This design comes from an exercise in tuning for small area and a short achievable clock period on the open sky130 flow, not from production work.
Where RTL was checked, it was by simulation tests only, not by an equivalence proof against the original.
The series may have gaps, and a smaller design here may also do less where the tests do not look.
For runs 3 and 4, only the layout was checked, not whether the RTL still works.

==> flow/design.v <==
module unsigned_wallace_tree_multiplier #(
    parameter in1_width = 8,
    parameter in2_width = 8
)(
    input  logic [in1_width - 1 : 0]             in1,
    input  logic [in2_width - 1 : 0]             in2,
    output logic [in1_width + in2_width - 1 : 0] out
);
    assign out = in1 * in2;
endmodule
module cla #(
    parameter width = 8
)(
    input  logic [width - 1 : 0] x,
    input  logic [width - 1 : 0] y,
    output logic [width - 1 : 0] sum
);
    assign sum = x + y;
endmodule
module mapper_lrn #(
    parameter N_WIDTH = 2,     
    parameter M_WIDTH = 10,     
    parameter E_WIDTH = 6,     
    parameter F_WIDTH = 6,     
    parameter V_WIDTH = 2,     
    parameter ADDR_BUS_WIDTH = 20,     
    parameter DATA_WIDTH     = 16,     
    parameter ROW_MAJOR      = 1      
)(
    input  logic                             core_clk,                
    input  logic                             reset,                   
    input  logic                             start_normalization,     
    input  logic [N_WIDTH- 1 : 0]            dim4,                    
    input  logic [M_WIDTH- 1 : 0]            dim3,                    
    input  logic [E_WIDTH- 1 : 0]            dim2,                    
    input  logic [F_WIDTH- 1 : 0]            dim1,                    
    input  logic [V_WIDTH- 1 : 0]            padding_num,             
    input  logic                             normalized_window,    
    input  logic                             full_flag,               
    input  logic                             div_out_valid,           
    output logic [ADDR_BUS_WIDTH - 1 : 0]    r_addr,                  
    output logic                             r_enable,                
    output logic [ADDR_BUS_WIDTH - 1 : 0]    w_addr,                  
    output logic                             w_enable,                
    output logic                             normalized_layer         
);  
    logic [(F_WIDTH + E_WIDTH + M_WIDTH) - 1 : 0]  normalized_pixels_count;
    logic [E_WIDTH- 1 : 0] padded_dim2;
    logic [F_WIDTH- 1 : 0] padded_dim1;
    logic [N_WIDTH- 1 : 0]  idx4_w;
    logic [M_WIDTH- 1 : 0]  idx3_w;
    logic [E_WIDTH- 1 : 0]  idx2_w;
    logic [F_WIDTH- 1 : 0]  idx1_w;
    logic [N_WIDTH- 1 : 0]  idx4_r;
    logic [M_WIDTH- 1 : 0]  idx3_r;
    logic [E_WIDTH- 1 : 0]  idx2_r;
    logic [F_WIDTH- 1 : 0]  idx1_r;
    always_comb begin
        padded_dim2 = dim2 + (padding_num << 1);
        padded_dim1 = dim1 + (padding_num << 1);
    end
    logic [F_WIDTH + E_WIDTH - 1 : 0] r_temp_1, r_temp_2; 
    logic [F_WIDTH + E_WIDTH + M_WIDTH - 1 : 0] r_temp_3,r_temp_4; 
    logic [F_WIDTH + E_WIDTH + M_WIDTH + N_WIDTH - 1 : 0] r_temp_5;
    logic [V_WIDTH + E_WIDTH - 1 : 0] w_temp_1; 
    logic [V_WIDTH + F_WIDTH - 1 : 0] w_temp_2; 
    logic [E_WIDTH + V_WIDTH + F_WIDTH - 1 : 0] w_temp_3; 
    logic [F_WIDTH + E_WIDTH - 1 : 0] w_temp_4; 
    logic [F_WIDTH + E_WIDTH + M_WIDTH - 1 : 0] w_temp_5,w_temp_6; 
    logic [F_WIDTH + E_WIDTH + M_WIDTH + N_WIDTH- 1 : 0] w_temp_7;
    unsigned_wallace_tree_multiplier #(.in1_width(F_WIDTH), .in2_width(E_WIDTH)) R_1(
        .in1(idx1_r),
        .in2(dim2),
        .out(r_temp_1)
    );
    unsigned_wallace_tree_multiplier #(.in1_width(F_WIDTH), .in2_width(E_WIDTH)) R_2(
        .in1(dim1),
        .in2(dim2),
        .out(r_temp_2)
    );
    unsigned_wallace_tree_multiplier #(.in1_width(F_WIDTH + E_WIDTH), .in2_width(M_WIDTH)) R_3(
        .in1(r_temp_2),
        .in2(idx3_r),
        .out(r_temp_3)
    );
    unsigned_wallace_tree_multiplier #(.in1_width(F_WIDTH + E_WIDTH), .in2_width(M_WIDTH)) R_4(
        .in1(r_temp_2),
        .in2(dim3),
        .out(r_temp_4)
    );
    unsigned_wallace_tree_multiplier #(.in1_width(F_WIDTH + E_WIDTH + M_WIDTH), .in2_width(N_WIDTH)) R_5(
        .in1(r_temp_4),
        .in2(idx4_r),
        .out(r_temp_5)
    );
    cla #(.width(V_WIDTH + E_WIDTH)) W_1(
        .x({{E_WIDTH{1'b0}}, padding_num}),
        .y({{V_WIDTH{1'b0}}, idx2_w}),
        .sum(w_temp_1)
    );
    cla #(.width(V_WIDTH + F_WIDTH)) W_2(
        .x({{F_WIDTH{1'b0}}, padding_num}),
        .y({{V_WIDTH{1'b0}}, idx1_w}),
        .sum(w_temp_2)
    );
    unsigned_wallace_tree_multiplier #(.in1_width(E_WIDTH), .in2_width(V_WIDTH + F_WIDTH)) W_3(
        .in1(padded_dim2),
        .in2(w_temp_2),
        .out(w_temp_3)
    );
    unsigned_wallace_tree_multiplier #(.in1_width(F_WIDTH), .in2_width(E_WIDTH)) W_4(
        .in1(padded_dim1),
        .in2(padded_dim2),
        .out(w_temp_4)
    );
    unsigned_wallace_tree_multiplier #(.in1_width(F_WIDTH + E_WIDTH), .in2_width(M_WIDTH)) W_5(
        .in1(w_temp_4),
        .in2(idx3_w),
        .out(w_temp_5)
    );
    unsigned_wallace_tree_multiplier #(.in1_width(F_WIDTH + E_WIDTH), .in2_width(M_WIDTH)) W_6(
        .in1(w_temp_4),
        .in2(dim3),
        .out(w_temp_6)
    );
    unsigned_wallace_tree_multiplier #(.in1_width(F_WIDTH + E_WIDTH + M_WIDTH), .in2_width(N_WIDTH)) W_7(
        .in1(w_temp_6),
        .in2(idx4_w),
        .out(w_temp_7)
    );
    assign r_addr = r_temp_5 + r_temp_3 + r_temp_1 + idx2_r;
    assign w_addr = w_temp_7 + w_temp_5 + w_temp_3 + w_temp_1;
    typedef enum logic [2:0] {IDLE, WAIT, READ, PROCESS, WRITE} state_t;
    (* fsm_encoding = "gray" *)
    state_t current_state, next_state;
    always_ff @ (posedge core_clk or posedge reset)
    begin
        if (reset)
            current_state <= IDLE;
        else 
            current_state <= next_state;
    end  
    always @(*) begin
        case(current_state) 
            IDLE  : next_state = (start_normalization) ? READ : IDLE;
            READ  : begin 
                if(full_flag) begin
                    next_state = PROCESS; 
                end else begin
                    next_state = READ; 
                end
            end 
            PROCESS: begin
                if(normalized_layer) begin
                    next_state = IDLE; 
                end
                else if(div_out_valid) begin
                    next_state = WRITE;         
                end else if (normalized_window) begin
                    next_state = WAIT;
                end else begin
                    next_state = PROCESS;       
                end
            end
            WRITE  : begin
                 if(!normalized_window) begin
                    next_state = PROCESS;           
                end
                else begin
                    next_state = WRITE;             
                end
            end 
            WAIT   : begin
                next_state = READ; 
            end
            default: next_state = IDLE;
        endcase 
    end
    always_ff @ (posedge core_clk or posedge reset) begin
        if (reset) begin
            idx4_r <= 0;
            idx3_r <= 0;
            idx2_r <= 0;
            idx1_r <= 0;
            idx4_w <= 0;
            idx3_w <= 0;
            idx2_w <= 0;
            idx1_w <= 0;
            w_enable <= 0;
            r_enable <= 0;
            normalized_pixels_count <= 0;
            normalized_layer <= 0;
        end
        else begin
            case (current_state)
                IDLE: begin
                    idx4_r <= 0;
                    idx3_r <= 0;
                    idx2_r <= 0;
                    idx1_r <= 0;
                    idx4_w <= 0;
                    idx3_w <= 0;
                    idx2_w <= 0;
                    idx1_w <= 0;
                    w_enable <= 0;
                    r_enable <= 0;
                    normalized_pixels_count <= 0;
                    normalized_layer <= 0;
                    if(next_state == READ) r_enable <= 1;
                end
                READ: begin
                        w_enable <= 0;
                        if (idx3_r == dim3-1) r_enable <= 0;
                        if(r_enable) begin
                            if (idx4_r == dim4-1) begin
                                idx4_r <= 0;
                                if (idx3_r == dim3-1) begin
                                    idx3_r <= 0;
                                    if (idx2_r == dim2-1) begin
                                        idx2_r <= 0;
                                        if (idx1_r == dim1-1) begin
                                            idx1_r <= 0;
                                        end
                                        else begin
                                            idx1_r <= idx1_r + 1;
                                        end
                                    end
                                    else idx2_r <= idx2_r + 1;
                                end
                                else idx3_r <= idx3_r + 1;
                            end
                            else idx4_r <= idx4_r + 1;
                        end
                end
                PROCESS: begin
                    r_enable <= 0;
                    normalized_layer <= 0; 
                    if(div_out_valid) begin
                        w_enable <= 1;
                        normalized_pixels_count <= normalized_pixels_count + 1;
                    end
                end
                WRITE: begin
                        r_enable <= 0;
                        w_enable <= 0;
                        if (normalized_pixels_count == dim1 * dim2 * dim3 * dim4) begin
                                normalized_pixels_count <= 0;
                                normalized_layer        <= 1;        
                        end
                        if (w_enable) begin
                        if (idx4_w == dim4-1) begin
                                idx4_w <= 0;
                                if (idx3_w == dim3-1) begin
                                    idx3_w <= 0;
                                    if (idx2_w == dim2-1) begin
                                        idx2_w <= 0;
                                        if (idx1_w == dim1-1) begin
                                            idx1_w <= 0;
                                        end
                                        else begin
                                            idx1_w <= idx1_w + 1;
                                        end
                                    end
                                    else idx2_w <= idx2_w + 1;
                                end
                                else idx3_w <= idx3_w + 1;
                            end
                            else idx4_w <= idx4_w + 1;
                        end              
                end
                WAIT: begin
                    if(next_state == IDLE) r_enable <= 0;
                    else                   r_enable <= 1;
                    normalized_layer <= 0;
                end
            endcase 
        end
    end
endmodule
==> flow/run.sh <==
#!/bin/bash
# synth_recipe.tcl (not shown) runs the flow's synth.tcl, then flattens the netlist and writes it again
# the make line also repeats each setting of config.mk as NAME=value (left out here)
make -C /OpenROAD-flow-scripts/flow DESIGN_CONFIG=/design/flow/config.mk WORK_HOME=/design/flow/orfs CLKGATE_MAP_FILE= SYNTH_SCRIPT=/design/flow/synth_recipe.tcl finish
==> flow/config.mk <==
export PLATFORM = sky130hd
export DESIGN_NAME = mapper_lrn
export DESIGN_NICKNAME = mapper_lrn
export VERILOG_FILES = /design/flow/design.v
export SDC_FILE = /design/flow/constraint.sdc
export NUM_CORES = 4
export LEC_CHECK = 0
export CAP_MARGIN = 20
export CORE_MARGIN = 2
export CORE_UTILIZATION = 40
export SLEW_MARGIN = 20
==> flow/constraint.sdc <==
create_clock -name core_clock -period 20.0 [get_ports {core_clk}]
set_input_delay 4.0000 -clock core_clock [delete_from_list [all_inputs] [get_ports {core_clk}]]
set_output_delay 4.0000 -clock core_clock [all_outputs]
set_load 0.01 [all_outputs]
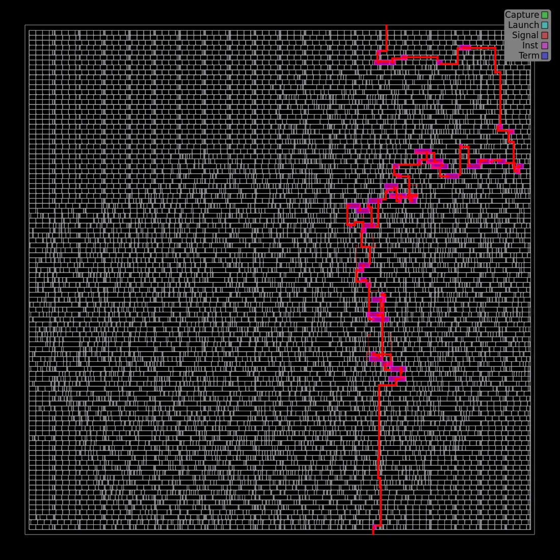
**Above:** run 1 (critical path on the layout).
Post-Route Setup TNS: 0 ps
post-route insts no fill: 4731

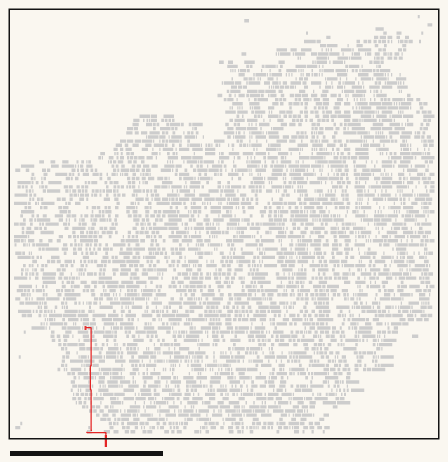
**Above:** run 1 (wires at chosen ports, followed through buffers).
Bar = 100 µm.
| color | port | bits | direction | end cells | buffers | wire |
|---|---|---|---|---|---|---|
| red | full_flag | 1 | input | 1 | 1 | 87.9 µm |

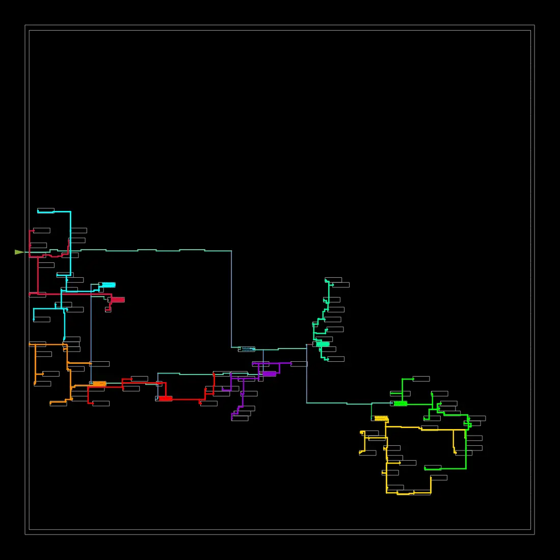
**Above:** run 1 (CTS result over the die).
Seq Cell Count: 76
H-tree levels: 3

==> results by group, run 1 <==
Status
  • Status: no timing/DRC/antenna violations

Cells and area
  • Share of cells above drive strength 1: 13.30%
  • Data buffer area share: 8.396%
  • Top class by area: multi-input combinational cells
  • Layout clock area frac: 0.9215%
  • Fraction of area in registers: 5.387%
  • Multi-In Gates: 2644
  • Most frequent cells in the layout: 635 x inv_1, 497 x fa_1, 398 x nand2_1
  • Finished Cell Area: 35300 µm²
  • Multi-input gate area: 26470 µm²
  • Clkbuf count: 9

Synthesis
  • EDFF count, synth: 0
  • Most common cell in the netlist: inv_1
  • Mux share of post-synthesis cell area: 0.3521%
  • Seq cells post-synth: 76
  • Largest family of logic cells by synthesized area: adder cells
  • Top post-synthesis cells by count: 640 x inv_1, 503 x fa_1, 399 x nand2_1
  • Sequential area share after synthesis: 6.224%
  • Mapped Cells: 3535
  • Top_reg_cell synth: dfrtp_1
  • Area leader, netlist: fa_1
  • Top cell type's share of synthesized area: 32.95%
  • Synth Area in Adders: 48.88%
  • Syn_nets: 4459

Critical path
  • Crit path buffers/inverters: 13
  • Crit path launch: dim1[1]
  • Worst R2R Start: idx3_w[8]$_DFFE_PP0P_

Clock network
  • PostCTS Resize Cnt: 87
  • Max clock buf depth: 2
  • Setup bufs post-CTS: 4
  • Clock Latency Late Sink: 370 ps
  • TritonCTS buffer count: 9

Timing
  • PnR worst setup slack: 242.3 ps
  • Final worst-path cycle share: 98.79%
  • Final Hold Fails: 0
  • Unrepaired setup endpoints after global routing: true
  • Max-slew violations: 0
  • F_max: 0.05061 GHz

Route
  • Uppermost routed layer: met5
  • Wire per inst: 16.71 µm
  • DR iter-0 viols: 1209
  • WL met1: 34990 µm

Placed design
  • DP Area: 34010 µm²
  • GP Congestion: 0.9057
  • Detailed Place HPWL: 64960 µm
  • IO buf count: 74

Global route
  • M2 GR Usage: 36.12%
  • Vias in the first global route: 25160
  • Met1 track demand over resource: 27.05%
  • Largest net degree at the start of global routing: 49
  • GR Overflow Total: 0

Floorplanning
  • Tapcells: 978
  • Die Ht: 280.4 µm
  • Core Area: 75820 µm²
  • Initial Util: 40.30%
  • IO Pins: 75

Min path
  • Hold/Removal Path Class: flop to flop

Flow run
  • Max-cap violations: 0
-- run 1: flip-flops by register name, indices dropped and copies added, names as in the netlist --
name	cells
w_enable	1
r_enable	1
idx4_r	2
normalized_pixels_count	22
idx2_w	6
idx4_w	2
idx3_r	10
idx1_r	6
normalized_layer	1
idx3_w	10
idx1_w	6
current_state	3
idx2_r	6
-- run 1: worst paths after layout --
kind	end	slack (ps)	cells past startpoint
setup / recovery	w_addr[19]	240	52
hold / removal	current_state[2]$_DFF_PP0_	540	1
setup reg to reg	idx1_w[3]$_DFFE_PP0P_	16480	8
hold reg to reg	current_state[2]$_DFF_PP0_	540	1
max in group asynchronous	idx2_r[5]$_DFFE_PP0P_	14910	3
min in group asynchronous	current_state[2]$_DFF_PP0_	3990	2
-- run 1: worst register-to-register path, stage by stage (launching register included) --
cell and delay, ps:
dfrtp_1 940, xnor3_1 400, nand3_1 100, o41ai_2 730, and2_1 550, nand2b_1 290, nor3_1 240, a21oi_1 50
o21ai_0 140
==> run 2: a larger rewrite; changed files in full <==
==> flow/design.v <==
module mapper_lrn #(
    parameter N_WIDTH = 2,     
    parameter M_WIDTH = 10,     
    parameter E_WIDTH = 6,     
    parameter F_WIDTH = 6,     
    parameter V_WIDTH = 2,     
    parameter ADDR_BUS_WIDTH = 20,     
    parameter DATA_WIDTH     = 16,     
    parameter ROW_MAJOR      = 1      
)(
    input  logic                             core_clk,                
    input  logic                             reset,                   
    input  logic                             start_normalization,     
    input  logic [N_WIDTH- 1 : 0]            dim4,                    
    input  logic [M_WIDTH- 1 : 0]            dim3,                    
    input  logic [E_WIDTH- 1 : 0]            dim2,                    
    input  logic [F_WIDTH- 1 : 0]            dim1,                    
    input  logic [V_WIDTH- 1 : 0]            padding_num,             
    input  logic                             normalized_window,    
    input  logic                             full_flag,               
    input  logic                             div_out_valid,           
    output logic [ADDR_BUS_WIDTH - 1 : 0]    r_addr,                  
    output logic                             r_enable,                
    output logic [ADDR_BUS_WIDTH - 1 : 0]    w_addr,                  
    output logic                             w_enable,                
    output logic                             normalized_layer         
);  
    logic [(F_WIDTH + E_WIDTH + M_WIDTH) - 1 : 0]  normalized_pixels_count;
    logic [E_WIDTH- 1 : 0] padded_dim2;
    logic [F_WIDTH- 1 : 0] padded_dim1;
    logic [N_WIDTH- 1 : 0]  idx4_w;
    logic [M_WIDTH- 1 : 0]  idx3_w;
    logic [E_WIDTH- 1 : 0]  idx2_w;
    logic [F_WIDTH- 1 : 0]  idx1_w;
    logic [N_WIDTH- 1 : 0]  idx4_r;
    logic [M_WIDTH- 1 : 0]  idx3_r;
    logic [E_WIDTH- 1 : 0]  idx2_r;
    logic [F_WIDTH- 1 : 0]  idx1_r;
    always_comb begin
        padded_dim2 = dim2 + (padding_num << 1);
        padded_dim1 = dim1 + (padding_num << 1);
    end
    logic [M_WIDTH + N_WIDTH - 1 : 0]                     r_h1, w_h1;
    logic [M_WIDTH + N_WIDTH + F_WIDTH - 1 : 0]           r_h2, w_h2;
    assign r_h1   = idx4_r * dim3 + idx3_r;
    assign r_h2   = r_h1 * dim1 + idx1_r;
    assign r_addr = r_h2 * dim2 + idx2_r;
    assign w_h1   = idx4_w * dim3 + idx3_w;
    assign w_h2   = w_h1 * padded_dim1 + idx1_w + padding_num;
    assign w_addr = w_h2 * padded_dim2 + idx2_w + padding_num;
    logic [M_WIDTH + N_WIDTH - 1 : 0]                     n_h1;
    logic [M_WIDTH + N_WIDTH + F_WIDTH - 1 : 0]           n_h2;
    logic [F_WIDTH + E_WIDTH + M_WIDTH - 1 : 0]           layer_size;
    assign n_h1       = dim4 * dim3;
    assign n_h2       = n_h1 * dim1;
    assign layer_size = n_h2 * dim2;
    typedef enum logic [2:0] {IDLE, WAIT, READ, PROCESS, WRITE} state_t;
    (* fsm_encoding = "gray" *)
    state_t current_state, next_state;
    always_ff @ (posedge core_clk or posedge reset)
    begin
        if (reset)
            current_state <= IDLE;
        else 
            current_state <= next_state;
    end  
    always @(*) begin
        case(current_state) 
            IDLE  : next_state = (start_normalization) ? READ : IDLE;
            READ  : begin 
                if(full_flag) begin
                    next_state = PROCESS; 
                end else begin
                    next_state = READ; 
                end
            end 
            PROCESS: begin
                if(normalized_layer) begin
                    next_state = IDLE; 
                end
                else if(div_out_valid) begin
                    next_state = WRITE;         
                end else if (normalized_window) begin
                    next_state = WAIT;
                end else begin
                    next_state = PROCESS;       
                end
            end
            WRITE  : begin
                 if(!normalized_window) begin
                    next_state = PROCESS;           
                end
                else begin
                    next_state = WRITE;             
                end
            end 
            WAIT   : begin
                next_state = READ; 
            end
            default: next_state = IDLE;
        endcase 
    end
    always_ff @ (posedge core_clk or posedge reset) begin
        if (reset) begin
            idx4_r <= 0;
            idx3_r <= 0;
            idx2_r <= 0;
            idx1_r <= 0;
            idx4_w <= 0;
            idx3_w <= 0;
            idx2_w <= 0;
            idx1_w <= 0;
            w_enable <= 0;
            r_enable <= 0;
            normalized_pixels_count <= 0;
            normalized_layer <= 0;
        end
        else begin
            case (current_state)
                IDLE: begin
                    idx4_r <= 0;
                    idx3_r <= 0;
                    idx2_r <= 0;
                    idx1_r <= 0;
                    idx4_w <= 0;
                    idx3_w <= 0;
                    idx2_w <= 0;
                    idx1_w <= 0;
                    w_enable <= 0;
                    r_enable <= 0;
                    normalized_pixels_count <= 0;
                    normalized_layer <= 0;
                    if(next_state == READ) r_enable <= 1;
                end
                READ: begin
                        w_enable <= 0;
                        if (idx3_r == dim3-1) r_enable <= 0;
                        if(r_enable) begin
                            if (idx4_r == dim4-1) begin
                                idx4_r <= 0;
                                if (idx3_r == dim3-1) begin
                                    idx3_r <= 0;
                                    if (idx2_r == dim2-1) begin
                                        idx2_r <= 0;
                                        if (idx1_r == dim1-1) begin
                                            idx1_r <= 0;
                                        end
                                        else begin
                                            idx1_r <= idx1_r + 1;
                                        end
                                    end
                                    else idx2_r <= idx2_r + 1;
                                end
                                else idx3_r <= idx3_r + 1;
                            end
                            else idx4_r <= idx4_r + 1;
                        end
                end
                PROCESS: begin
                    r_enable <= 0;
                    normalized_layer <= 0; 
                    if(div_out_valid) begin
                        w_enable <= 1;
                        normalized_pixels_count <= normalized_pixels_count + 1;
                    end
                end
                WRITE: begin
                        r_enable <= 0;
                        w_enable <= 0;
                        if (normalized_pixels_count == layer_size) begin
                                normalized_pixels_count <= 0;
                                normalized_layer        <= 1;        
                        end
                        if (w_enable) begin
                        if (idx4_w == dim4-1) begin
                                idx4_w <= 0;
                                if (idx3_w == dim3-1) begin
                                    idx3_w <= 0;
                                    if (idx2_w == dim2-1) begin
                                        idx2_w <= 0;
                                        if (idx1_w == dim1-1) begin
                                            idx1_w <= 0;
                                        end
                                        else begin
                                            idx1_w <= idx1_w + 1;
                                        end
                                    end
                                    else idx2_w <= idx2_w + 1;
                                end
                                else idx3_w <= idx3_w + 1;
                            end
                            else idx4_w <= idx4_w + 1;
                        end              
                end
                WAIT: begin
                    if(next_state == IDLE) r_enable <= 0;
                    else                   r_enable <= 1;
                    normalized_layer <= 0;
                end
            endcase 
        end
    end
endmodule
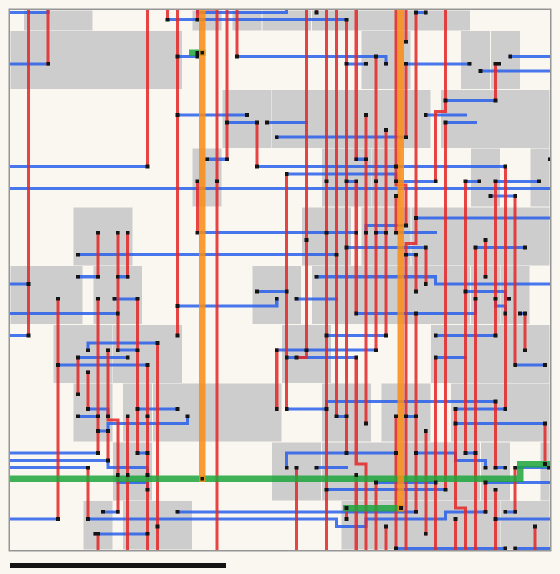
**Above:** run 2 (a small window of the routed layout).
Bar = 10 µm. Region (113, 63) to (138, 88) µm. Cells in gray, sequential cells in the stronger gray; small squares are vias.
| color | layer |
|---|---|
| red | M2 |
| orange | M4 |
| blue | M1 |
| green | M3 |
cells with their middle in the window: 38
sequential cells in the window: 0
most frequent: and2_1 (10), fa_1 (7), inv_1 (6)

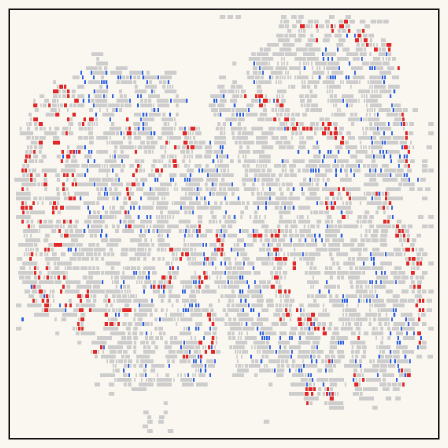
**Above:** run 2 (gate families picked out).
| color | family | cells |
|---|---|---|
| red | aoi and oai cells | 306 |
| blue | inv cells | 461 |

==> run 2 against run 1 <==
Effect of this change:
- first-iteration DRC count fell by 16%
- global-route usage fell by 0.28 points
- clock skew rose by 8.7 ps
- via count fell by 18%
- critical path type unchanged
- sequential share of layout area rose by 1.9 points
- still clean on timing, DRC and antenna
- cell area fell by 26%
- core utilization fell by 3.1 points
- die area fell by 20%
- flip-flop and latch count did not move
- largest cell class unchanged
- critical path depth fell by 12
==> results by group, run 2 <==
Status
  • Status: no timing/DRC/antenna violations

Timing
  • Final Hold Slack: 482.7 ps
  • PnR worst setup slack: 602.8 ps (+360.5 ps)
  • Unrepaired setup endpoints after global routing: true
  • Final Skew: 21.72 ps
  • Final setup viols: 0
  • Final worst-path cycle share: 96.99% (-1.8 points)
  • Post-Route Setup TNS: 0 ps (unchanged)
  • F_max: 0.05155 GHz (+1.9%)
  • Final Hold Fails: 0 (unchanged)
  • Max-slew violations: 0 (unchanged)

Clock network
  • Clock Latency Late Sink: 380 ps (about the same)
  • Max clock buf depth: 2 (unchanged)
  • H-tree levels: 3 (unchanged)
  • Setup bufs post-CTS: 0 (-4)
  • PostCTS Resize Cnt: 0 (-100%)

Min path
  • Hold/Removal Path Class: flop to flop
  • Worst Hold End: idx1_r[5]$_DFFE_PP0P_
  • Hold Crit Depth: 1 (unchanged)

Critical path
  • Cell count of the worst reg-to-reg path: 11 (+3)
  • Crit path buffers/inverters: 3 (-10)
  • R2r setup slk: 16220 ps (-260 ps)
  • Critical path class: input port to output port
  • Cell mode on critical path: fa_1
  • Slowest stage delay, CP: 630 ps
  • Worst reg2reg path endpoint: normalized_pixels_count[19]$_DFFE_PP0P_
  • Worst R2R Start: current_state[0]$_DFF_PP0_

Synthesis
  • Synth Area in Adders: 42.29% (-6.6 points)
  • Largest family of logic cells by synthesized area: adder cells
  • Top cell type's share of synthesized area: 28.73% (-4.2 points)
  • EDFF count, synth: 0 (unchanged)
  • Seq cells post-synth: 76 (unchanged)
  • Sequential area share after synthesis: 7.842% (+1.6 points)
  • Area leader, netlist: fa_1
  • Mux share of post-synthesis cell area: 0.4024% (+0.050 points)
  • Top_reg_cell synth: dfrtp_1
  • Post-synthesis xor/xnor area fraction: 8.317%
  • Top post-synthesis cells by count: 461 x inv_1, 348 x fa_1, 311 x nand2_1
  • Most common cell in the netlist: inv_1
  • Mapped Cells: 2919 (-17%)
  • Syn_nets: 3562 (-20%)

Cells and area
  • Most flop-heavy register: normalized_pixels_count
  • Most frequent cells in the layout: 460 x inv_1, 348 x fa_1, 311 x nand2_1
  • Finished Cell Area: 26130 µm² (-26%)
  • Max FFs per register: 22 (unchanged)
  • Share of cells above drive strength 1: 2.823% (-10 points)
  • Leading cell type in the layout, fill and taps excluded: inv_1
  • Top flop regs: normalized_pixels_count: 22 flops, idx3_r: 10 flops, idx3_w: 10 flops
  • Multi-input gate area: 20290 µm² (-23%)
  • Post-route insts no fill: 3723 (-21%)

Global route
  • GR Overflow Total: 0 (unchanged)
  • Met1 track demand over resource: 26.04% (-1.0 points)
  • Largest net degree at the start of global routing: 50 (+2.0%)
  • M2 GR Usage: 36.67% (+0.56 points)
  • Vias in the first global route: 20950 (-17%)

Placed design
  • Detailed Place HPWL: 50820 µm (-22%)
  • DP Area: 25800 µm² (-24%)
  • IO buf count: 74 (unchanged)
  • GP Congestion: 0.8933 (-1.4%)

Floorplanning
  • Initial Util: 40.33% (about the same)
  • Die Ht: 250.2 µm (-11%)
  • Core Area: 60130 µm² (-21%)
  • IO Pins: 75 (unchanged)

Route
  • Routed length on met3: 1992 µm
  • Vias: 19660
  • WL met1: 27450 µm (-22%)
  • WL final: 61740 µm
  • Uppermost routed layer: met4
  • Wire per inst: 16.58 µm (-0.75%)
  • DR iter-0 viols: 1019 (-16%)

Flow run
  • Max-cap violations: 0 (unchanged)
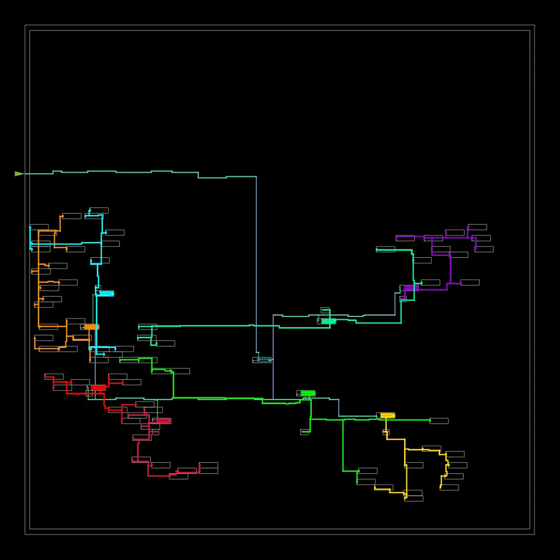
**Above:** run 2 (CTS result over the die).
CTS sink count: 76
TritonCTS buffer count: 9
CTS root buf: clkbuf_16

-- run 2: cell count changes after synthesis, sizes merged, moves of 15 or more --
cell    change
inv       -179
nor2       +58
fa        -155
and3       -19
o21ai      +15
nor3       +18
a21oi      +24
and2       -77
xor2       -17
clkbuf     -76
nand2      -88
ha        -126
-- run 2: worst max-delay path by stage --
stage	from	to	cells past startpoint
after floorplan	dim3[0]	r_addr[19]	44
after global placement	dim3[1]	r_addr[19]	46
after detailed placement	dim3[1]	r_addr[19]	46
after CTS	dim3[1]	r_addr[19]	46
after global routing	dim3[1]	r_addr[19]	46
final	dim3[3]	r_addr[19]	40
-- run 2: layout make-up --
cell class | count | share of cell area, %
inverters | 461 | 6.626
repair buffers | 102 | 3.600
diodes | 1 | 0.009575
clock buffers | 9 | 0.8618
well taps | 782 | 3.744
multi-input cells | 2285 | 77.63
flip-flops and latches | 76 | 7.277
clock inverters | 7 | 0.2490
==> run 3: too many edits to list; what changed since run 2 <==
flow/design.v: 203 -> 2145 lines; modules unchanged: 0
  lrn_fa: new, 4 lines
  lrn_ha: new, 4 lines
  mapper_lrn: edited, 203 -> 2137 lines
==> module lrn_ha as of run 3 <==
module lrn_ha (input logic a, input logic b, output logic s, output logic co);
    assign s  = a ^ b;
    assign co = a & b;
endmodule
==> module lrn_fa as of run 3 <==
module lrn_fa (input logic a, input logic b, input logic c, output logic s, output logic co);
    assign s  = a ^ b ^ c;
    assign co = (a & b) | (a & c) | (b & c);
endmodule
==> flow/flow/run.sh (new file) <==
#!/bin/bash
set -euo pipefail
bash standard.sh BUFFER_PORTS_ARGS="-buffer_cell sky130_fd_sc_hd__buf_2" finish > standard.log 2>&1
==> flow/standard.sh (new file) <==
#!/bin/bash
# synth_recipe.tcl (not shown) runs the flow's synth.tcl, then flattens the netlist and writes it again
# the make line also repeats each setting of config.mk as NAME=value (left out here)
make -C /OpenROAD-flow-scripts/flow DESIGN_CONFIG=/design/flow/config.mk WORK_HOME=/design/flow/orfs CLKGATE_MAP_FILE= SYNTH_SCRIPT=/design/flow/synth_recipe.tcl "${@:-finish}"
--- a/flow/config.mk
+++ b/flow/config.mk
@@ -9,3 +9,6 @@
 export CORE_MARGIN = 2
 export CORE_UTILIZATION = 40
+export SETUP_SLACK_MARGIN = 4
 export SLEW_MARGIN = 20
+export SYNTH_HIERARCHICAL = 1
+export SYNTH_MINIMUM_KEEP_SIZE = 0
removed: flow/run.sh
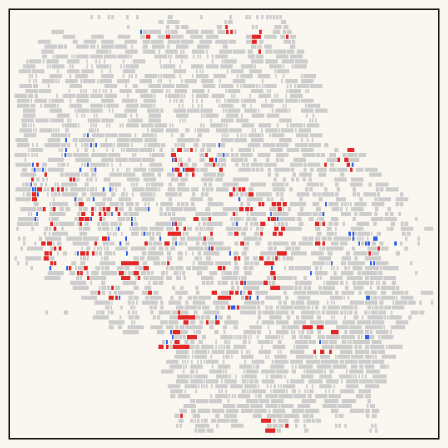
**Above:** run 3 (gate families picked out).
| color | family | cells |
|---|---|---|
| red | aoi and oai cells | 173 |
| blue | inv cells | 81 |

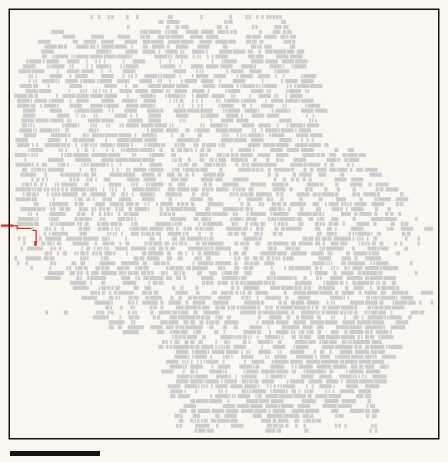
**Above:** run 3 (wires at chosen ports, followed through buffers).
Bar = 50 µm.
| color | port | bits | direction | end cells | buffers | wire |
|---|---|---|---|---|---|---|
| red | full_flag | 1 | input | 1 | 1 | 22.1 µm |

==> run 3 against run 2 <==
Effect of this change:
- maximum frequency grew 23%
- critical path type unchanged
- worst setup slack gained 3600 ps
- register-to-register slack lost 4900 ps
- sequential share of layout area grew 0.62 points
- critical endpoint is now w_addr[17]
- routed wire length shrank 10%
- clock skew shrank 12 ps
==> results by group, run 3 <==
Critical path
  • Worst Path Required: 16000 ps
  • Delay-heaviest family, CP: adder cells
  • Crit path launch: dim3[0]
  • Critical path data arrival time: 11820 ps
  • Critical path class: input port to output port
  • Cell count of the worst reg-to-reg path: 20 (+9)
  • Slowest stage delay, CP: 570 ps (-60 ps)
  • Critical Path Fanout Max: 11
  • Worst R2R Start: normalized_pixels_count[3]$_DFFE_PP0P_
  • Crit path buffers/inverters: 2 (-1)
  • Critical Path Stages: 27 (-33%)
  • CP startpoint kind: input port
  • Crit-path slowest cell: fa_1
  • Cell mode on critical path: fa_1
  • Critical path endpoint category: output port

Global route
  • M2 GR Usage: 35.93% (-0.75 points)
  • GRT met3 Usage: 1.889%
  • GR Overflow Total: 0 (unchanged)
  • Layer with the highest usage: met2
  • Vias in the first global route: 17810 (-15%)
  • All-layer global routing usage: 20.50%
  • Initial antenna violation count: 3
  • Met1 track demand over resource: 28.48% (+2.4 points)
  • Largest net degree at the start of global routing: 67 (+34%)
  • First-pass GRT wire length: 92800 µm

Timing
  • Final Hold Fails: 0 (unchanged)
  • Final Hold Slack: 517.5 ps (+34.75 ps)
  • Post-Route Setup TNS: 0 ps (unchanged)
  • Final setup viols: 0 (unchanged)
  • Unrepaired setup endpoints after global routing: true
  • Worst slew margin: 28.09%
  • Final worst-path cycle share: 79.11% (-18 points)
  • Max-slew violations: 0 (unchanged)
  • F_max: 0.06321 GHz (+23%)
  • Final Skew: 9.505 ps (-12.21 ps)
  • Worst-Margin Slew: 1079 ps

Clock network
  • Post-CTS Hold Fix Bufs: 0
  • Clk pin slew, worst setup/hold paths: 60 ps
  • CTS sink count: 76 (unchanged)
  • CTS root buf: clkbuf_16
  • CTS tree: built
  • H-tree levels: 3 (unchanged)
  • Setup bufs post-CTS: 33 (+33)
  • TritonCTS buffer count: 9 (unchanged)
  • Clock Latency Late Sink: 350 ps (-30 ps)
  • PostCTS Resize Cnt: 98 (+98)
  • Max clock buf depth: 2 (unchanged)

Floorplanning
  • Die Area: 55930 µm²
  • IO Pins: 75 (unchanged)
  • Initial Util: 40.34% (about the same)
  • Die Ht: 236.5 µm (-5.5%)
  • Die width: 236.5 µm
  • Core Area: 53600 µm² (-11%)
  • Cell row count: 85

Route
  • WL met1: 24320 µm (-11%)
  • Uppermost routed layer: met5
  • Post-route ant nets: 0
  • Wire per inst: 18.76 µm (+13%)
  • Routed length on met3: 2374 µm (+19%)
  • DR iter-0 viols: 1093 (+7.3%)
  • WL final: 55300 µm (-10%)
  • Vias/cell: 5.456
  • Met2 wire length: 28250 µm
  • DRC Markers: 0
  • Vias: 16080 (-18%)
  • Detailed Routing Iterations Pass 1: 5

Placed design
  • IO buf count: 74 (unchanged)
  • Pre-CTS setup slack: 2808 ps
  • DP Area: 22410 µm² (-13%)
  • GP Congestion: 0.8764 (-1.9%)
  • Post-Place Cells: 2867
  • Detailed Place HPWL: 42980 µm (-15%)

Synthesis
  • Synth Cell Area: 21620 µm²
  • Seq cells post-synth: 76 (unchanged)
  • Unique cell type count in the Yosys netlist: 82
  • Top_reg_cell synth: dfrtp_1
  • Top post-synthesis cells by count: 537 x nor2_1, 499 x fa_1, 148 x and2_1
  • Syn avg cell area: 9.722 µm²
  • Mapped Cells: 2224 (-24%)
  • Warnings from Yosys: 7
  • Most common cell in the netlist: nor2_1
  • Synth area leaders: fa_1 46%, nor2_1 9.3%, dfrtp_1 8.8%, ha_1 5.1%, and2_1 4.3%
  • Syn_nets: 2843 (-20%)
  • Post-synth ARST share: 100.0%
  • EDFF count, synth: 0 (unchanged)
  • Area leader, netlist: fa_1
  • Top cell type's share of synthesized area: 46.20% (+17 points)
  • Sequential area share after synthesis: 8.796% (+0.95 points)

Status
  • Status: no timing/DRC/antenna violations

Cells and area
  • Nets: 2865
  • Finished Cell Area: 24090 µm² (-7.8%)
  • Share of cells above drive strength 1: 15.59% (+13 points)
  • Area growth syn-to-layout: 11.41%
  • Leading cell type in the layout, fill and taps excluded: nor2_1
  • Filler cell count: 5092
  • Top flop regs: normalized_pixels_count: 22 flops, idx3_r: 10 flops, idx3_w: 10 flops
  • Most frequent cells in the layout: 523 x nor2_1, 456 x fa_1, 146 x and2_1
  • Max FFs per register: 22 (unchanged)
  • Most flop-heavy register: normalized_pixels_count

Min path
  • Hold/Removal Path Class: flop to flop
  • Hold Crit Depth: 1 (unchanged)
  • Hold_sp: normalized_layer$_DFFE_PP0P_

Flow run
  • Max-cap violations: 0 (unchanged)
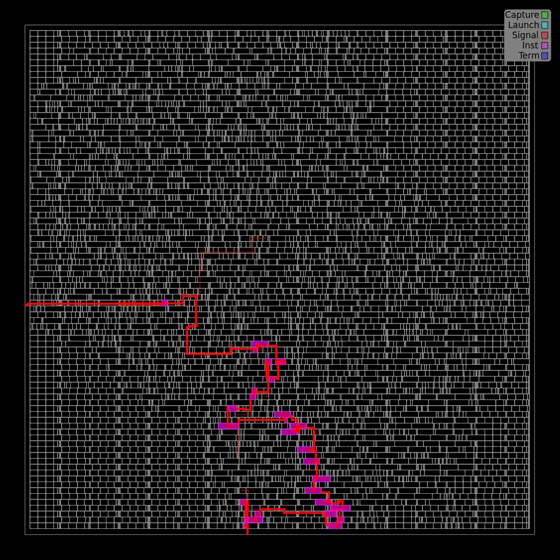
**Above:** run 3 (critical path on the layout).
post-route insts no fill: 2948
Final Core Density: 44.94%
PnR worst setup slack: 4179 ps
Final min period: 15820 ps

[run 3: area by class of cell]
cell class	instances	area, µm²	share of cell area [%]
Tap cell	696	870.8	3.615
Inverter	81	322.8	1.340
Clock buffer	9	225.2	0.9350
Timing Repair Buffer	169	1279	5.309
Multi-Input combinational cell	1909	19430	80.66
Antenna cell	1	2.502	0.01039
Clock inverter	7	57.56	0.2389
Sequential cell	76	1902	7.895
[run 3: final timing paths]
check / to / slack, ps
worst max-delay path: w_addr[17] / 4180
worst min-delay path: current_state[2]$_DFF_PP0_ / 520
worst max register to register: normalized_pixels_count[2]$_DFFE_PP0P_ / 11350
worst min register to register: current_state[2]$_DFF_PP0_ / 520
max in group asynchronous: idx4_r[1]$_DFFE_PP0P_ / 15250
min in group asynchronous: idx1_w[2]$_DFFE_PP0P_ / 3560
[run 3: kinds of logic (layout without fill, tap and decap cells)]
logic type               Yosys count  after routing  share of synthesized area [%]
AND/OR/NAND/NOR                  928            928                          20.23
adder cells (fa/ha/maj)          587            587                          51.30
buffers and inverters            239            266                          5.000
AO/OA/AOI/OAI                    222            222                          7.315
XOR/XNOR                         165            165                          7.002
flip-flops                        76             76                          8.796
multiplexers                       7              7                         0.3588
other                              0              1                              0
## Run 4: large edit since run 3, in outline
flow/design.v: 2145 -> 2159 lines; modules unchanged: 2
  lrn_bsel: new, 3 lines
  lrn_inc: new, 8 lines
  lrn_step: new, 15 lines
  mapper_lrn: edited, 2137 -> 2125 lines
==> module lrn_bsel as of run 4 <==
module lrn_bsel (input logic one, input logic two, input logic a, input logic b, input logic neg, output logic y);
    assign y = ((one & a) | (two & b)) ^ neg;
endmodule
==> module lrn_inc as of run 4 <==
module lrn_inc #(parameter W = 4) (input logic [W-1:0] a, output logic [W:0] y);
    logic [W:0] c;
    assign c[0] = 1'b1;
    for (genvar i = 0; i < W; i++) begin : g_bit
        lrn_ha u_ha (.a(a[i]), .b(c[i]), .s(y[i]), .co(c[i+1]));
    end
    assign y[W] = c[W];
endmodule
==> module lrn_step as of run 4 <==
module lrn_step #(parameter W = 4) (
    input  logic [W-1:0] a_r,
    input  logic [W-1:0] a_w,
    input  logic         sel_w,
    input  logic [W-1:0] dim,
    output logic [W-1:0] nx,
    output logic         wrap
);
    logic [W-1:0] a;
    logic [W:0]   inc;
    assign a = sel_w ? a_w : a_r;
    lrn_inc #(.W(W)) u_inc (.a(a), .y(inc));
    assign wrap = (inc == {1'b0, dim});
    assign nx = wrap ? '0 : inc[W-1:0];
endmodule
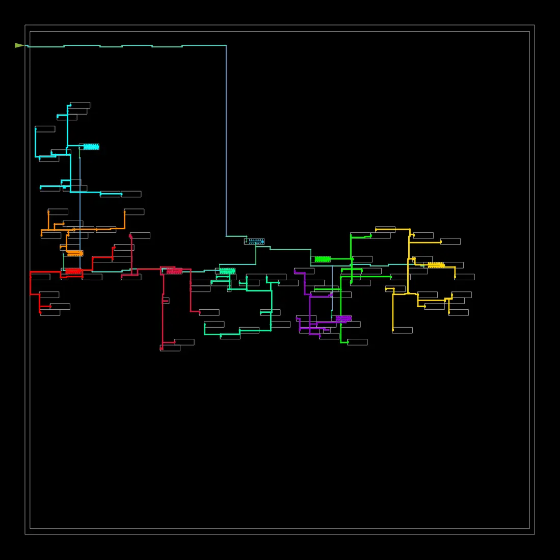
**Above:** run 4 (CTS result over the die).

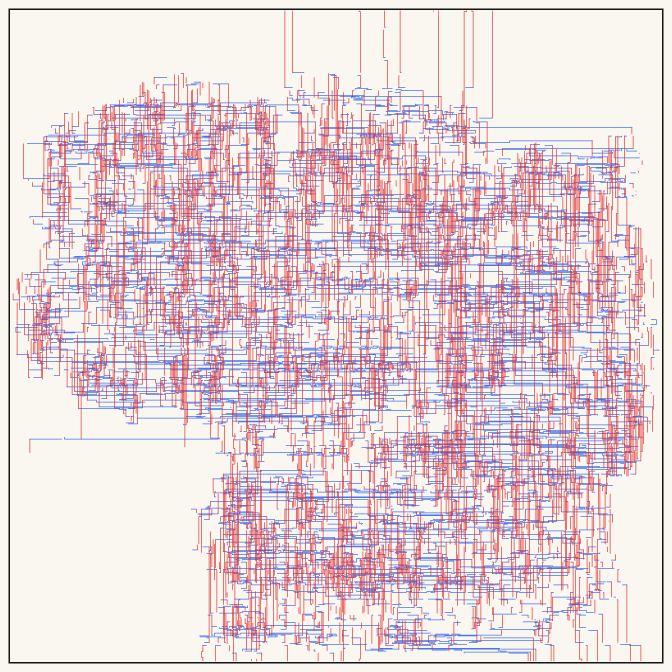
**Above:** run 4 (signal wires by layer).
Two of the layers only.
| color | layer | wire length |
|---|---|---|
| blue | M1 | 23.3 mm |
| red | M2 | 26.5 mm |

==> run 4 against run 3 <==
Effect of this change:
- clock skew grew 1.1 ps
- highest routed layer unchanged
- sequential share of layout area is 0.29 points higher
- critical path type unchanged
- still clean on timing, DRC and antenna
- die area is 2.0% lower
- clock-buffer cell count unchanged
- core utilization shrank 0.65 points
- maximum frequency decreased by 1.8%
==> results by group, run 4 <==
Critical path
  • Crit path buffers/inverters: 5 (+3)
  • Delay-heaviest family, CP: adder cells
  • Critical Path Fanout Max: 5 (-6)
  • Worst R2R Start: current_state[2]$_DFF_PP0_
  • Critical Path Stages: 31 (+15%)
  • Crit path launch: padding_num[0]
  • Critical path class: input port to output port
  • Worst Path Required: 16000 ps (about the same)
  • CP startpoint kind: input port
  • Slowest stage delay, CP: 570 ps (about the same)
  • Crit-path slowest cell: fa_1
  • Crit path to: w_addr[16]
  • Critical path endpoint category: output port
  • Cell mode on critical path: fa_1
  • R2r setup slk: 13240 ps (+1890 ps)
  • Cell count of the worst reg-to-reg path: 21 (+5.0%)
  • Worst reg2reg path endpoint: idx1_w[1]$_DFFE_PP0P_
  • Critical path data arrival time: 12110 ps (+290 ps)

Cells and area
  • Finished Cell Area: 23230 µm² (-3.6%)
  • Layout clock area frac: 1.400% (+0.23 points)
  • Leading cell type in the layout, fill and taps excluded: nor2_1
  • Invs w/o clock: 94 (+16%)
  • Top flop regs: normalized_pixels_count: 22 flops, idx3_r: 10 flops, idx3_w: 10 flops
  • ANT cells: 5 (+4)
  • Fraction of area in registers: 8.187% (+0.29 points)
  • Nets: 2818 (-1.6%)
  • Multi-In Gates: 1824 (-4.5%)
  • Filler cell count: 4962 (-2.6%)
  • Multi-input gate area: 18810 µm² (-3.2%)
  • Top class by area: multi-input combinational cells
  • Fraction of area in multi-input gates: 80.98% (+0.32 points)
  • Share of cells above drive strength 1: 12.80% (-2.8 points)
  • Max FFs per register: 22 (unchanged)
  • Most frequent cells in the layout: 473 x nor2_1, 471 x fa_1, 176 x and2_1
  • Nonclk buf count: 138 (-18%)
  • Seq Cell Count: 76 (unchanged)
  • Area growth syn-to-layout: 9.663%
  • Data buffer area share: 4.120% (-1.2 points)
  • Clkbuf count: 9 (unchanged)
  • Register Area: 1902 µm² (unchanged)
  • Most flop-heavy register: normalized_pixels_count

Floorplanning
  • Cell row count: 84 (-1.2%)
  • Core Area: 52450 µm² (-2.2%)
  • Die Area: 54810 µm² (-2.0%)
  • Tapcells: 688 (-1.1%)
  • Initial Util: 40.39% (+0.054 points)
  • IO Pins: 75 (unchanged)
  • Die Ht: 234.1 µm (-1.0%)
  • Die width: 234.1 µm (-1.0%)

Global route
  • All-layer global routing usage: 20.41% (-0.085 points)
  • GR Overflow Total: 0 (unchanged)
  • Vias in the first global route: 16830 (-5.5%)
  • M2 GR Usage: 34.96% (-0.96 points)
  • GRT met3 Usage: 2.432% (+0.54 points)
  • Met1 track demand over resource: 27.42% (-1.1 points)
  • Layer with the highest usage: met2
  • First-pass GRT wire length: 88210 µm (-4.9%)
  • Largest net degree at the start of global routing: 77 (+15%)
  • Initial antenna violation count: 7 (+4)

Synthesis
  • Post-synth ARST share: 100.0% (unchanged)
  • Synth area leaders: fa_1 46%, ha_1 9.5%, dfrtp_1 9.0%, nor2_1 8.6%, and2_1 5.3%
  • Sequential area share after synthesis: 8.978% (+0.18 points)
  • Seq cells post-synth: 76 (unchanged)
  • Unique cell type count in the Yosys netlist: 63 (-23%)
  • Top_reg_cell synth: dfrtp_1
  • Area leader, netlist: fa_1
  • EDFF count, synth: 0 (unchanged)
  • Warnings from Yosys: 7 (unchanged)
  • Syn_nets: 2821 (-0.77%)
  • Syn avg cell area: 9.871 µm² (+1.5%)
  • Mapped Cells: 2146 (-3.5%)
  • Top post-synthesis cells by count: 483 x nor2_1, 482 x fa_1, 178 x and2_1
  • Most common cell in the netlist: nor2_1
  • Synth Cell Area: 21180 µm² (-2.0%)
  • Top cell type's share of synthesized area: 45.55% (-0.65 points)

Clock network
  • H-tree levels: 3 (unchanged)
  • CTS root buf: clkbuf_16
  • Post-CTS Hold Fix Bufs: 0 (unchanged)
  • CTS sink count: 76 (unchanged)
  • Max clock buf depth: 2 (unchanged)
  • TritonCTS buffer count: 9 (unchanged)
  • PostCTS Resize Cnt: 81 (-17%)
  • Clk pin slew, worst setup/hold paths: 70 ps (about the same)
  • Clock Latency Late Sink: 360 ps (about the same)
  • Setup bufs post-CTS: 23 (-30%)
  • CTS tree: built

Timing
  • Final Skew: 10.59 ps (+1.082 ps)
  • Final worst-path cycle share: 80.56% (+1.5 points)
  • F_max: 0.06206 GHz (-1.8%)
  • Worst-Margin Slew: 1073 ps (-5.870 ps)
  • Max-slew violations: 0 (unchanged)
  • Final min period: 16110 ps (+291.6 ps)
  • Final Hold Fails: 0 (unchanged)
  • Post-Route Setup TNS: 0 ps (unchanged)
  • Final setup viols: 0 (unchanged)
  • Worst slew margin: 28.49% (+0.39 points)
  • Unrepaired setup endpoints after global routing: true

Route
  • Uppermost routed layer: met5
  • Post-route ant nets: 0 (unchanged)
  • Vias: 15070 (-6.3%)
  • Met2 wire length: 26490 µm (-6.2%)
  • WL met1: 23260 µm (-4.4%)
  • DR iter-0 viols: 754 (-31%)
  • WL final: 53340 µm (-3.6%)
  • DRC Markers: 0 (unchanged)
  • Routed length on met3: 2431 µm (+2.4%)
  • Vias/cell: 5.305 (-2.8%)
  • Wire per inst: 18.77 µm (about the same)
  • Detailed Routing Iterations Pass 1: 5 (unchanged)

Min path
  • Hold Crit Depth: 2 (+1)
  • Hold_sp: idx2_r[2]$_DFFE_PP0P_
  • Hold/Removal Path Class: flop to flop
  • Worst Hold End: idx2_r[2]$_DFFE_PP0P_

Flow run
  • Max-cap violations: 0 (unchanged)

Placed design
  • DP Area: 21950 µm² (-2.0%)
  • GP Congestion: 0.8466 (-3.4%)
  • Detailed Place HPWL: 41070 µm (-4.5%)
  • IO buf count: 74 (unchanged)

Status
  • Status: no timing/DRC/antenna violations
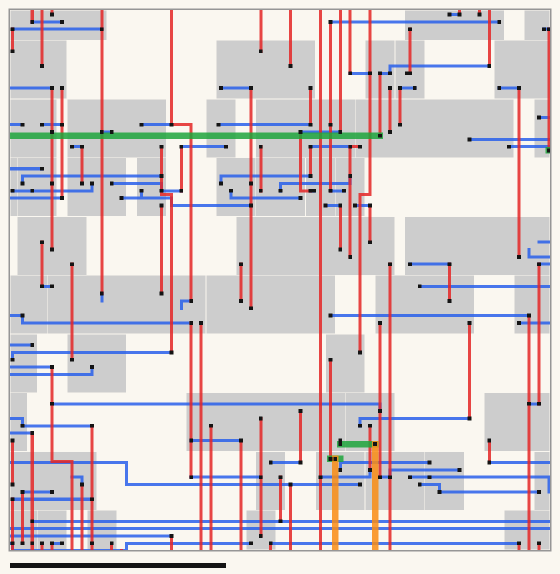
**Above:** run 4 (a small window of the routed layout).
Bar = 10 µm. Region (105, 58) to (130, 83) µm. Cells in gray, sequential cells in the stronger gray; small squares are vias.
| color | layer |
|---|---|
| blue | M1 |
| orange | M4 |
| green | M3 |
| red | M2 |
sequential cells in the window: 0
most frequent: fa_1 (7), ha_1 (7), nor2_1 (6)
cells with their middle in the window: 42

run 4: cell types whose count changed after synthesis, moves of 14 or more:
cell,change
and3_1,-20
nand3_1,-24
xor2_1,-17
a21oi_1,-14
a21o_1,+18
xnor2_1,-19
nand2_1,+24
and2_1,+30
o31ai_1,-16
nor2_1,-54
fa_1,-17
mux2_2,+27
ha_1,+73
inv_1,+14
run 4: through the flow:
stage	setup slack, ps	std cells	util, %	hold WS, ps
after floorplan	4003	2146	-	472.3
after global placement	2469	2780	41.83	499.7
after detailed placement	2282	2780	41.86	515.6
after CTS	3860	2820	43.68	534.7
after global routing	3584	2840	44.29	565.1
final	3887	2841	44.29	532.6
run 4: cell families (layout without fill, tap and decap cells):
kind of cell | count (synthesis) | in the layout | synth area share (%)
other cells | 4 | 9 | 0.07086
buf+inv | 248 | 248 | 5.322
compound gates | 162 | 162 | 4.950
xor+xnor | 124 | 126 | 5.127
fa+ha+maj | 643 | 643 | 55.06
flops | 76 | 76 | 8.978
simple gates | 854 | 854 | 18.64
mux | 35 | 35 | 1.855

-- static timing again, ports no longer ideal --
Ports are ideal in the flow. The routed layouts listed here were re-timed in OpenROAD. Step 1 assumes that a clkbuf_16 drives the clock port and a buf_2 every other input. Step 2 moves the port delays by t, midway between the first and last clock arrival at a register: inputs arrive t later, outputs are due t later. That takes back most of the time a late clock gives input paths. a / b / c = no drivers / after step 1 / after step 2; a / b = the first two.
| run | t (ns) | setup WS [ns] | worst hold slack (ns) | slew at the worst register clock pin (ns) | worst data-port slew with drivers (ns) |
|---|---|---|---|---|---|
| run 1 | 0.419 | 0.242 / 0.176 / 0.176 | 0.536 / 0.536 / 0.536 | 0.07 / 0.07 | 0.09 |
| run 2 | 0.434 | 0.603 / 0.547 / 0.547 | 0.483 / 0.483 / 0.483 | 0.09 / 0.09 | 0.08 |
| run 3 | 0.389 | 4.179 / 4.108 / 4.108 | 0.517 / 0.517 / 0.517 | 0.07 / 0.07 | 0.16 |
| run 4 | 0.403 | 3.887 / 3.836 / 3.836 | 0.533 / 0.533 / 0.533 | 0.07 / 0.07 | 0.10 |
After both steps setup and hold are still met in every run listed. For run 3, which loses most, drivers alone change the setup slack by -0.071 ns; drivers and shift together by -0.071 ns.
